What follows belongs to an exercise in optimizing a design on an open flow for small area and a short achievable clock period; a production flow would make more cautious choices. At most, simulation tests tie the RTL to the original design; equivalence was not proved. Not every run is shown, and edits may drop behaviour that the tests do not exercise. For run 4, only the layout was checked, not whether the RTL still works. Power figures rest on the tool's default switching activity, not on a simulated workload.

--- flow/design.v: outline only ---
// module fa: 10 lines
// module sel16: 9 lines
// module sel1: 9 lines
// module og1: 7 lines
// module ha: 9 lines
// module sel1s: 10 lines
// module FIR: 7417 lines
module FIR (
	input  wire        rst_n,
	input  wire        CLK,
	input  wire [15:0] sample_in,
	input  wire        En_FIR,
	output wire [31:0] sample_out
);
  // ...
==> flow/flow/run.sh <==
#!/bin/bash
# Own flow: the standard layout (standard.sh, unchanged synthesis), with
# timing repair aimed below the achieved period instead of the 24 ns clock,
# port buffers of a plain buffer cell, and a clock tree with larger sink
# clusters.  Each tool's output goes to its own log in this folder.
set -euo pipefail
export SETUP_SLACK_MARGIN=14.05
export BUFFER_PORTS_ARGS="-buffer_cell sky130_fd_sc_hd__buf_4"
export CTS_ARGS="-sink_clustering_enable -repair_clock_nets -buf_list sky130_fd_sc_hd__clkbuf_4 -sink_clustering_size 10 -sink_clustering_max_diameter 35 -dont_use_dummy_load"
bash standard.sh synth      > synth.log 2>&1
bash standard.sh floorplan  > floorplan.log 2>&1
bash standard.sh place      > place.log 2>&1
bash standard.sh cts        > cts.log 2>&1
bash standard.sh route      > route.log 2>&1
bash standard.sh finish     > finish.log 2>&1
==> flow/standard.sh <==
#!/bin/bash
# synth_recipe.tcl (not shown) runs the flow's synth.tcl, then flattens the netlist and writes it again
# the make line also repeats each setting of config.mk as NAME=value (left out here)
make -C /OpenROAD-flow-scripts/flow DESIGN_CONFIG=/design/flow/config.mk WORK_HOME=/design/flow/orfs CLKGATE_MAP_FILE= SYNTH_SCRIPT=/design/flow/synth_recipe.tcl "${@:-finish}"
==> flow/config.mk <==
export PLATFORM = sky130hd
export DESIGN_NAME = FIR
export DESIGN_NICKNAME = FIR
export VERILOG_FILES = /design/flow/design.v
export SDC_FILE = /design/flow/constraint.sdc
export NUM_CORES = 8
export LEC_CHECK = 0
export CAP_MARGIN = 20
export CORE_MARGIN = 2
export CORE_UTILIZATION = 55
export PLACE_DENSITY = 0.7
export SLEW_MARGIN = 20
export SYNTH_HIERARCHICAL = 1
==> flow/constraint.sdc <==
create_clock -name core_clock -period 24.0 [get_ports {CLK}]
set_input_delay 4.8000 -clock core_clock [delete_from_list [all_inputs] [get_ports {CLK}]]
set_output_delay 4.8000 -clock core_clock [all_outputs]
set_load 0.01 [all_outputs]
==> run_1/final_congestion.png <==
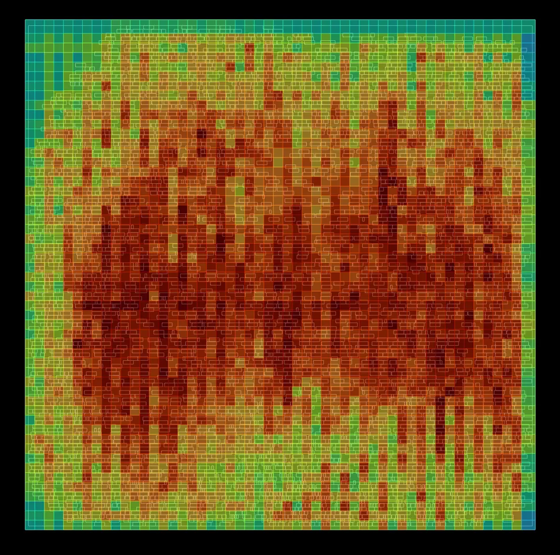
GR peak layer: met2
grt met1 use: 0.4777
WL/cell: 38.62 um
met3 usage: 0.08329

==> run_1/port_nets.png <==
Bar = 100 um.
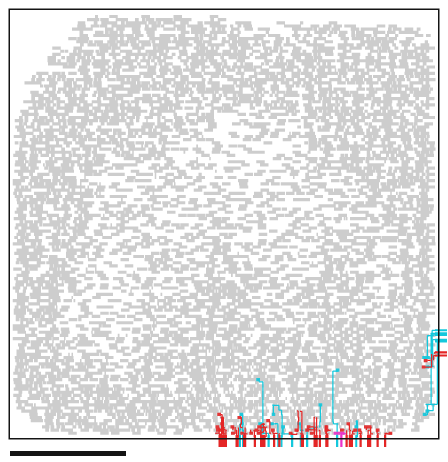
[cyan] sample_in | bits: 16 | direction: input | edge: 11 bottom, 5 right | end cells: 16 | wire: 593 um
[red] sample_out | bits: 32 | direction: output | edge: 30 bottom, 2 right | end cells: 32 | wire: 477 um
[magenta] rst_n | bits: 1 | direction: input | edge: bottom | end cells: 1 | wire: 10.2 um

==> run_1/gate_families.png <==
Bar = 100 um.
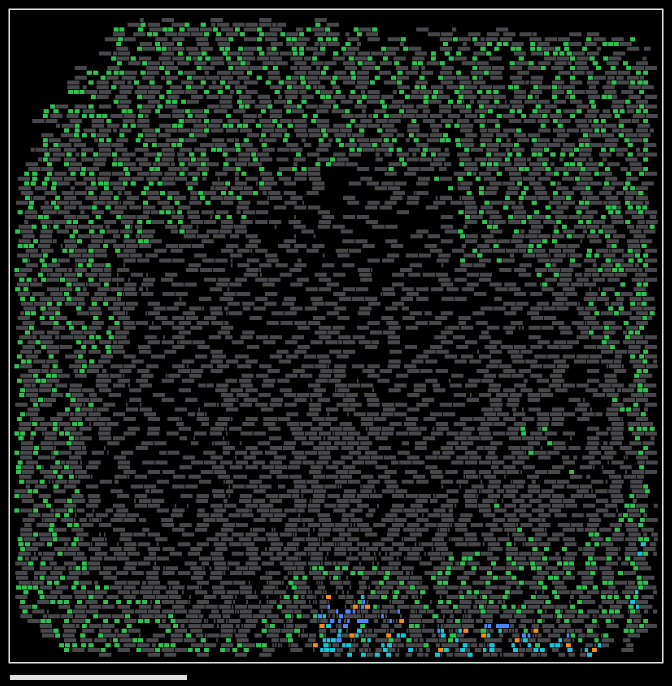
[green] AND-OR and OR-AND gates | cells: 1,132 | most used: a22o_1 | where: widely spread
[cyan] AND and OR gates | cells: 59 | most used: and2_4
[blue] inverting AOI/OAI gates | cells: 24 | most used: a21oi_1 | where: bottom middle
[orange] XOR/XNOR gates | cells: 15 | most used: xor2_1
fraction of area in multi-input gates: 0.6371
commonest non-fill, non-tap cell in the layout: fa_1
final std cells w/o fill: 6,801

==> run_1/met4.png <==
Supply wires on this layer in grey.
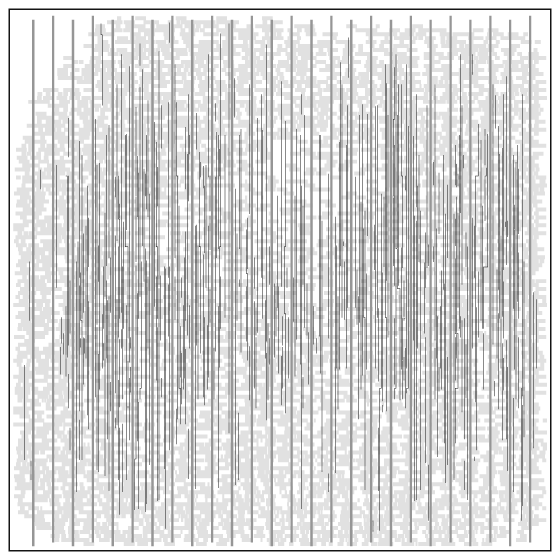
share of all routed wire: 11%
longest straight run: 280 um
wire length on this layer: 28.2 mm
via count: 43,890
final WL: 262,700 um

==> reports/results.ini, run 1 <==
[status]
status = no timing/DRC/antenna violations

[detailed_routing]
drc = 0
final_antenna_net_count = 0
maxUsedRoutingLayer = met5
drtPass1Iterations = 5

[grt]
grt_overflow_total = 0
antenna_found_initial = 6
use_met2 = 0.6182
grt_pass1_wl_um = 364500

[critical_path]
critPathTopFamily = buffers and inverters
cp_slowest_stage_delay_ns = 0.14
r2r_setup_slack_ns = 14.12
crit_fanout = 7
crit_chain = buf_16, and2_4, buf_6
critical_path_class = in2out
cp-start-kind = input pin

[timing]
hold_viol = 0
fin_setup_tns_ns = 0
worst_pin_slew_ns = 1.116
fin_ws_ns = 14.01
post-route-min-period_ns = 9.994

[power_and_ir_drop]
combinationalPower_mw = 1.97
seq_power_share = 0.396
p_seq_mw = 1.92
comb_power_share = 0.406
netSwitchingPower_mw = 1.697

[die]
dieArea_mm2 = 0.1360
initial_core_util = 0.5551
num_rows = 133
io-pin-count = 51
fp.dieH_um = 368.7

[cts]
cts.sinks = 1121
cts-resized-gates = 79
clock_path_buffers = 3
htree_num_levels = 4

[layout]
final_cell_mix = fa_1 (1,745), dfxtp_1 (1,116), a22o_1 (1,112)
inverters = 337
num-nonclk-buffers = 96
regArea_mm2 = 0.02245
buf_share = 0.01322
fin_util = 0.5919
clock_buffer_count = 177
largestClassByArea = multi-input gates

[flow_run]
cap_violations = 0

[hold_path]
hold_path.class = reg2reg

[place]
portBuffers = 50
place_inst = 6597
post_dp_cell_area_mm2 = 0.07603

[synth]
ys_async_sr_fraction = 0.0008921
synth_ff_type = dfxtp_1
synth_area_leaders = fa_1 (49%), dfxtp_1 (31%), a22o_1 (13%)
synth_area_leader_cell = fa_1

==> run 2: changes to the inputs <==
--- a/flow/config.mk
+++ b/flow/config.mk
@@ -6,8 +6,8 @@
 export NUM_CORES = 8
 export LEC_CHECK = 0
-export CAP_MARGIN = 20
+export CAP_MARGIN = 0
 export CORE_MARGIN = 2
 export CORE_UTILIZATION = 55
 export PLACE_DENSITY = 0.7
-export SLEW_MARGIN = 20
+export SLEW_MARGIN = 0
 export SYNTH_HIERARCHICAL = 1
==> run 2 against run 1 <==
Still clean on timing, DRC and antenna. Register-to-register slack barely moved. Sequential cell count did not move. Global-route usage did not move. Combinational power barely moved. Clock skew fell by 0.0030 ns. First-iteration DRC count rose by 1.4%. Hold slack improved by 0.0051 ns. Critical path type unchanged. Largest cell class unchanged.
==> reports/results.ini, run 2 <==
[status]
status = no timing/DRC/antenna violations

[power_and_ir_drop]
p_seq_mw = 1.92  ; about the same
comb_power_share = 0.406  ; about the same
seq_power_share = 0.396  ; about the same
combinationalPower_mw = 1.97  ; about the same

[die]
io-pin-count = 51  ; unchanged
num_rows = 133  ; unchanged
initial_core_util = 0.5551  ; unchanged
fp.dieH_um = 368.7  ; unchanged

[place]
post_dp_cell_area_mm2 = 0.07603  ; unchanged
portBuffers = 50  ; unchanged

[grt]
use_met2 = 0.6182  ; unchanged
busiest_layer = met2
grt_pass1_wl_um = 364500  ; unchanged
met1_usage = 0.4777  ; unchanged
antenna_found_initial = 6  ; unchanged
grt_overflow_total = 0  ; unchanged
use_met3 = 0.08329  ; unchanged

[cts]
clock_path_buffers = 3  ; unchanged
cts.sinks = 1121  ; unchanged
htree_num_levels = 4  ; unchanged

[critical_path]
critical_path_class = in2out
cp-start-kind = input pin
crit_fanout = 7  ; unchanged
r2r_setup_slack_ns = 14.11  ; about the same

[layout]
num-nonclk-buffers = 96  ; unchanged
clock_buffer_count = 177  ; unchanged
inverters = 337  ; unchanged
final_cell_mix = fa_1 (1,745), dfxtp_1 (1,116), a22o_1 (1,112)
regArea_mm2 = 0.02245  ; unchanged
buf_share = 0.01312  ; -0.00009584

[timing]
fin_ws_ns = 14.01  ; -0.0001000 ns
worst_pin_slew_ns = 1.192  ; +0.07618 ns
post-route-min-period_ns = 9.994  ; +0.0001000 ns

[detailed_routing]
vias = 44150  ; +0.60%

[synth]
ys_async_sr_fraction = 0.0008921  ; unchanged
synth_area_leader_cell = fa_1
synth_area_leaders = fa_1 (49%), dfxtp_1 (31%), a22o_1 (13%)
synth_ff_type = dfxtp_1

[flow_run]
cap_violations = 0  ; unchanged

[hold_path]
hold_path.class = reg2reg

==> run_2/met4.png <==
Supply wires on this layer in grey.
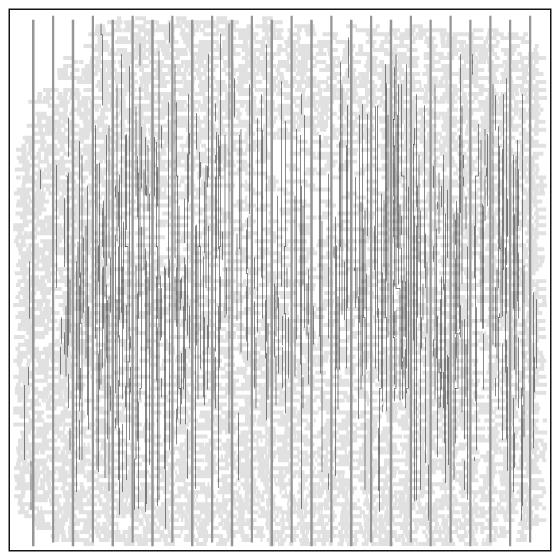
nets with wire on the layer: 287
wire length on this layer: 27.8 mm

==> run_2/pins.png <==
Pins as bars across the die edge, other pins in grey.
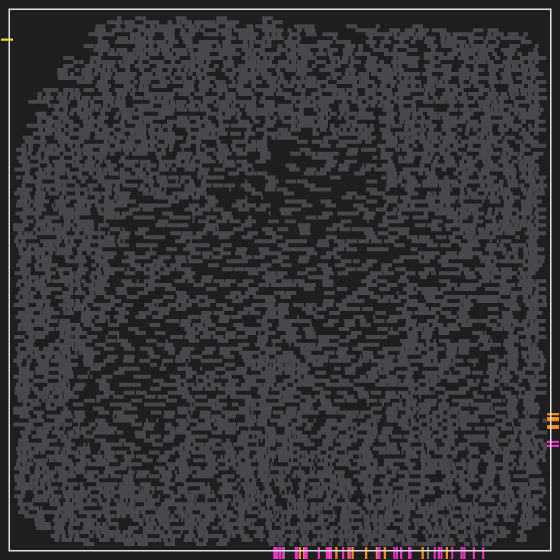
[orange] sample_in | pins: 16 | direction: input | edge: 11 bottom, 5 right
[magenta] sample_out | pins: 32 | direction: output | edge: 30 bottom, 2 right
[yellow] CLK | pins: 1 | direction: input | edge: left

==> run_2/port_nets.png <==
Bar = 100 um.
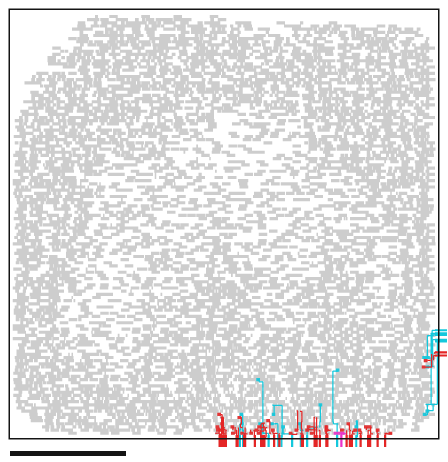
[magenta] rst_n | bits: 1 | direction: input | edge: bottom | end cells: 1 | wire: 10.2 um
[red] sample_out | bits: 32 | direction: output | edge: 30 bottom, 2 right | end cells: 32 | wire: 473 um
[cyan] sample_in | bits: 16 | direction: input | edge: 11 bottom, 5 right | end cells: 16 | wire: 596 um

==> run 3: changes to the inputs <==
==> flow/run.sh (new file) <==
#!/bin/bash
# synth_recipe.tcl (not shown) runs the flow's synth.tcl, then flattens the netlist and writes it again
# the make line also repeats each setting of config.mk as NAME=value (left out here)
make -C /OpenROAD-flow-scripts/flow DESIGN_CONFIG=/design/flow/config.mk WORK_HOME=/design/flow/orfs CLKGATE_MAP_FILE= SYNTH_SCRIPT=/design/flow/synth_recipe.tcl finish
--- a/flow/config.mk
+++ b/flow/config.mk
@@ -6,8 +6,12 @@
 export NUM_CORES = 8
 export LEC_CHECK = 0
-export CAP_MARGIN = 0
+export CAP_MARGIN = 20
 export CORE_MARGIN = 2
 export CORE_UTILIZATION = 55
+export CTS_BUF_LIST = sky130_fd_sc_hd__clkbuf_4
+export CTS_CLUSTER_DIAMETER = 35
+export CTS_CLUSTER_SIZE = 10
 export PLACE_DENSITY = 0.7
-export SLEW_MARGIN = 0
+export SETUP_SLACK_MARGIN = 5
+export SLEW_MARGIN = 20
 export SYNTH_HIERARCHICAL = 1
removed: flow/flow/run.sh
removed: flow/standard.sh
==> run 3 against run 2 <==
Sequential share of layout area down 0.32 points. Sequential power about the same. Clock power increased by 45%. Sequential cell count is the same.
==> reports/results.ini, run 3 <==
[grt]
grt_overflow_total = 0  ; unchanged
met1_usage = 0.4921  ; +0.01439
grt_pass1_wl_um = 372000  ; +2.1%
use_met2 = 0.6451  ; +0.02686
busiest_layer = met2
antenna_found_initial = 8  ; +2
use_met3 = 0.08001  ; -0.003280

[timing]
fin_ws_ns = 12.97  ; -1.033 ns
worst_pin_slew_ns = 1.275  ; +0.08326 ns
post-route-min-period_ns = 11.03  ; +1.033 ns

[flow_run]
cap_violations = 0  ; unchanged

[detailed_routing]
vias = 44130  ; -0.048%

[layout]
num-nonclk-buffers = 80  ; -17%
regArea_mm2 = 0.02245  ; about the same
final_cell_mix = fa_1 (1,794), dfxtp_1 (1,120), a22o_1 (1,112)

[synth]
ys_async_sr_fraction = 0.0008921  ; unchanged
synth_area_leaders = fa_1 (49%), dfxtp_1 (31%), a22o_1 (13%)
yosys-top-cells-count = fa_1 (1,794), dfxtp_1 (1,120), a22o_1 (1,112)
synth_area_leader_cell = fa_1

[cts]
cts.sinks = 1121  ; unchanged
clock_path_buffers = 3  ; unchanged

[hold_path]
hold_path.class = reg2reg

[die]
initial_core_util = 0.5551  ; unchanged
io-pin-count = 51  ; unchanged
num_rows = 133  ; unchanged

[critical_path]
r2r_setup_slack_ns = 13.84  ; -0.27 ns
critical_path_class = in2out
cp-start-kind = input pin
ff2ff_path_depth = 22

[power_and_ir_drop]
combinationalPower_mw = 1.95  ; about the same
comb_power_share = 0.370  ; -0.036
p_seq_mw = 1.92  ; about the same

[status]
status = no timing/DRC/antenna violations

==> run_3/port_nets.png <==
Bar = 100 um.
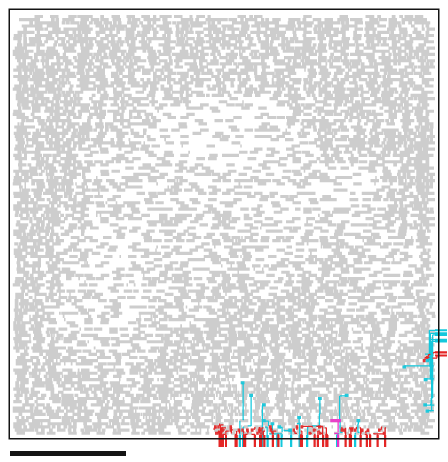
[cyan] sample_in | bits: 16 | direction: input | edge: 11 bottom, 5 right | end cells: 16 | wire: 600 um
[magenta] rst_n | bits: 1 | direction: input | edge: bottom | end cells: 1 | wire: 16.3 um
[red] sample_out | bits: 32 | direction: output | edge: 30 bottom, 2 right | end cells: 32 | wire: 327 um

==> run_3/pins.png <==
Pins as bars across the die edge, other pins in grey.
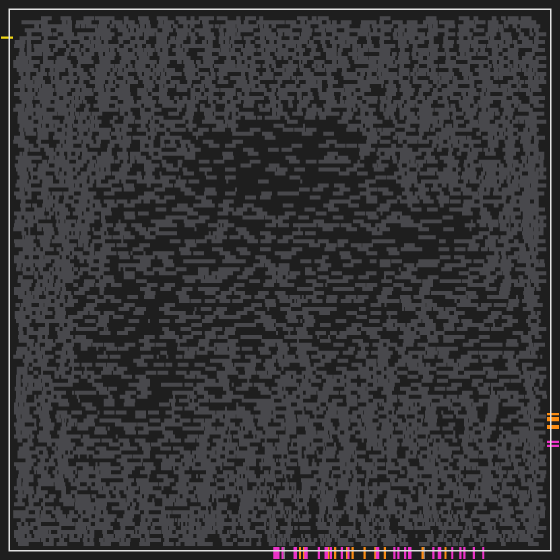
[magenta] sample_out | pins: 32 | direction: output | edge: 30 bottom, 2 right
[orange] sample_in | pins: 16 | direction: input | edge: 11 bottom, 5 right
[yellow] CLK | pins: 1 | direction: input | edge: left
# port buffers: 50
Die Ht: 368.7 um
chip width: 368.7 um

==> run_3/gate_families.png <==
Bar = 100 um.
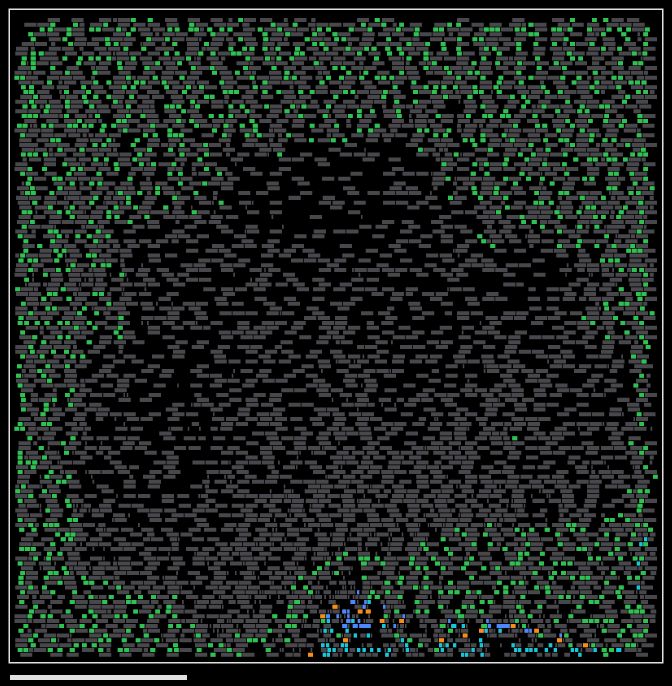
[blue] inverting AOI/OAI gates | cells: 24 | most used: a21oi_1 | where: bottom middle
[orange] XOR/XNOR gates | cells: 15 | most used: xor2_1
[green] AND-OR and OR-AND gates | cells: 1,132 | most used: a22o_1 | where: widely spread
[cyan] AND and OR gates | cells: 59 | most used: and2_1
fraction of area in multi-input gates: 0.6274
final std cells w/o fill: 6,923

## Run 4: large edit since run 3, in outline
flow/design.v: 7471 -> 7407 lines; modules unchanged: 6
  sel1n: new, 9 lines
  FIR: edited, 7417 -> 7344 lines
==> module sel1n as of run 4 <==
module sel1n (
	input  wire s1n,
	input  wire s0,
	input  wire a,
	input  wire b,
	output wire y
);
assign y = (~s1n & ~a) | (s0 & b);
endmodule
==> flow/flow/run.sh (new file) <==
#!/bin/bash
# Own flow: the standard layout (standard.sh, unchanged synthesis), with
# timing repair aimed below the achieved period instead of the 24 ns clock,
# port buffers of a plain buffer cell, and a clock tree with larger sink
# clusters.  Each tool's output goes to its own log in this folder.
set -euo pipefail
export SETUP_SLACK_MARGIN=14.05
export BUFFER_PORTS_ARGS="-buffer_cell sky130_fd_sc_hd__buf_4"
export CTS_ARGS="-sink_clustering_enable -repair_clock_nets -buf_list sky130_fd_sc_hd__clkbuf_4 -sink_clustering_size 10 -sink_clustering_max_diameter 35 -dont_use_dummy_load"
bash standard.sh synth      > synth.log 2>&1
bash standard.sh floorplan  > floorplan.log 2>&1
bash standard.sh place      > place.log 2>&1
bash standard.sh cts        > cts.log 2>&1
bash standard.sh route      > route.log 2>&1
bash standard.sh finish     > finish.log 2>&1
==> flow/standard.sh (new file) <==
#!/bin/bash
# synth_recipe.tcl (not shown) runs the flow's synth.tcl, then flattens the netlist and writes it again
# the make line also repeats each setting of config.mk as NAME=value (left out here)
make -C /OpenROAD-flow-scripts/flow DESIGN_CONFIG=/design/flow/config.mk WORK_HOME=/design/flow/orfs CLKGATE_MAP_FILE= SYNTH_SCRIPT=/design/flow/synth_recipe.tcl "${@:-finish}"
--- a/flow/config.mk
+++ b/flow/config.mk
@@ -9,9 +9,5 @@
 export CORE_MARGIN = 2
 export CORE_UTILIZATION = 55
-export CTS_BUF_LIST = sky130_fd_sc_hd__clkbuf_4
-export CTS_CLUSTER_DIAMETER = 35
-export CTS_CLUSTER_SIZE = 10
 export PLACE_DENSITY = 0.7
-export SETUP_SLACK_MARGIN = 5
 export SLEW_MARGIN = 20
 export SYNTH_HIERARCHICAL = 1
removed: flow/run.sh
==> run 4 against run 3 <==
Global-route usage fell by 3.6 points. First-iteration DRC count increased by 11%. Wire length decreased by 8.9%. Sequential share of layout area is 0.22 points higher. Combinational power is essentially flat. Area after synthesis fell by 0.35%. Via count shrank 0.76%. Non-clock buffer count increased by 48. Design area fell by 0.57%. Final cell count decreased by 1.6%. Critical path depth did not move. Critical endpoint unchanged. Largest power group unchanged.
==> reports/results.ini, run 4 <==
[die]
fp.dieW_um = 368.1  ; -0.17%
initial_core_util = 0.5546  ; about the same
num_rows = 133  ; unchanged
fp.dieH_um = 368.1  ; -0.17%
core_mm2 = 0.1315

[timing]
post-route-min-period_ns = 10.01  ; -1.015 ns
worst_pin_slew_ns = 1.061  ; -0.2139 ns
fmax_mhz = 99.89
fin_ws_ns = 13.99  ; +1.015 ns
maxSlewHeadroom = 0.2924

[layout]
final_cell_mix = fa_1 (1,612), a22o_1 (1,110), dfxtp_1 (1,090)
regArea_mm2 = 0.02249  ; +0.20%
finalInstanceArea_mm2 = 0.07841
num-nonclk-buffers = 128  ; +60%
sh_seq_area = 0.2868

[cts]
cts_made_buffers = 175
clock_path_buffers = 3  ; unchanged
cts.sinks = 1121  ; unchanged
clock_latency_ns = 1.21
cts-resized-gates = 165

[synth]
yosys-top-cells-count = fa_1 (1,796), dfxtp_1 (1,120), a22o_1 (1,110)
synth_area_leader_cell = fa_1
ys_async_sr_fraction = 0.0008921  ; unchanged
synth_area_leaders = fa_1 (49%), dfxtp_1 (31%), a22o_1 (13%)
ys_types = 41

[hold_path]
hold_path.class = reg2reg

[status]
status = no timing/DRC/antenna violations

[critical_path]
cp-start-kind = input pin
ff2ff_path_depth = 25  ; +14%
cp_slowest_stage_delay_ns = 0.16
critical_path_class = in2out

[power_and_ir_drop]
p_seq_mw = 1.92  ; about the same
combinationalPower_mw = 1.94  ; about the same
comb_power_share = 0.402  ; +0.032

[place]
portBuffers = 50  ; unchanged
hpwl_um = 210100

[detailed_routing]
vias = 43800  ; -0.76%
dr_wl_met3_um = 19090

[grt]
grt_pass1_wl_um = 345300  ; -7.2%
grt_overflow_total = 0  ; unchanged
busiest_layer = met2
use_met3 = 0.08884  ; +0.008825

[flow_run]
cap_violations = 0  ; unchanged

==> run_4/port_nets.png <==
Bar = 100 um.
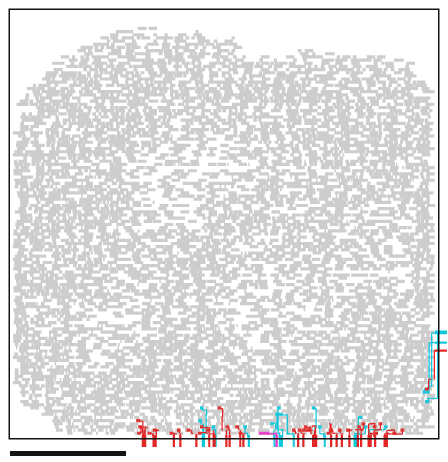
[red] sample_out | bits: 32 | direction: output | edge: 31 bottom, 1 right | end cells: 32 | wire: 435 um
[magenta] rst_n | bits: 1 | direction: input | edge: bottom | end cells: 1 | wire: 12.8 um
[cyan] sample_in | bits: 16 | direction: input | edge: 13 bottom, 3 right | end cells: 16 | wire: 474 um
num ports: 51

==> run_4/final_congestion.png <==
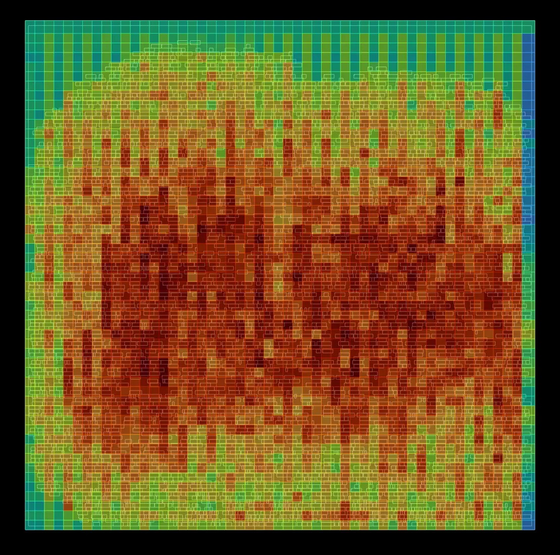
grt met1 use: 0.4496
Final Core Density: 0.5965
M2 GR Usage: 0.5744
total track usage: 0.3720
WL/cell: 36.06 um

==> run_4/gate_families.png <==
Bar = 100 um.
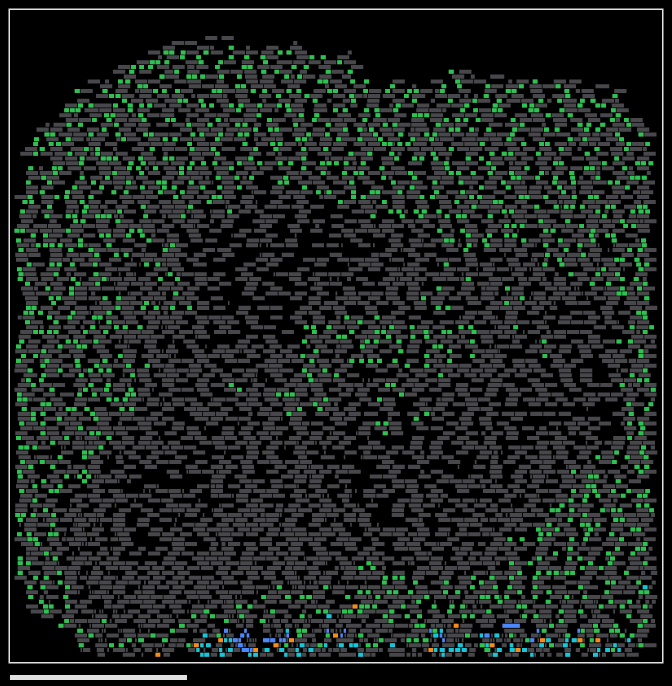
[blue] inverting AOI/OAI gates | cells: 25 | most used: a21oi_1
[orange] XOR/XNOR gates | cells: 15 | most used: xor2_1
[green] AND-OR and OR-AND gates | cells: 1,131 | most used: a22o_1 | where: widely spread
[cyan] AND and OR gates | cells: 59 | most used: and2_4
final std cells w/o fill: 6,813
fraction of area in multi-input gates: 0.6355

[separate check: timing with driven ports]
The results above use ideal ports. As a check the final layouts listed here were re-extracted and re-timed, cells and wires unchanged.
Step 1 (the two cells are an assumption about what drives the block):
set clk [get_ports {CLK}]
set_driving_cell -lib_cell sky130_fd_sc_hd__clkbuf_16 $clk
set_driving_cell -lib_cell sky130_fd_sc_hd__buf_2 [delete_from_list [all_inputs] $clk]
Step 2 moves the port delays by t, midway between the first and last clock arrival at a register: inputs arrive t later, outputs are due t later. That takes back most of the time a late clock gives input paths.
Three values: no drivers, after step 1, after step 2; two values: the first two.
run | t (ns) | setup slack, ns | clock arrival spread, ns | worst data-port slew with drivers (ns)
run 1 | 1.214 | 14.006 / 13.553 / 13.324 | 0.166 / 0.165 | 0.56
run 2 | 1.222 | 14.006 / 13.550 / 13.306 | 0.161 / 0.161 | 0.56
run 3 | 1.308 | 12.973 / 12.950 / 12.950 | 0.121 / 0.121 | 0.06
run 4 | 1.241 | 13.989 / 13.583 / 13.437 | 0.162 / 0.162 | 0.50
After both steps setup and hold are still met in every run listed. For run 2, which loses most, drivers alone change the setup slack by -0.456 ns; drivers and shift together by -0.700 ns.
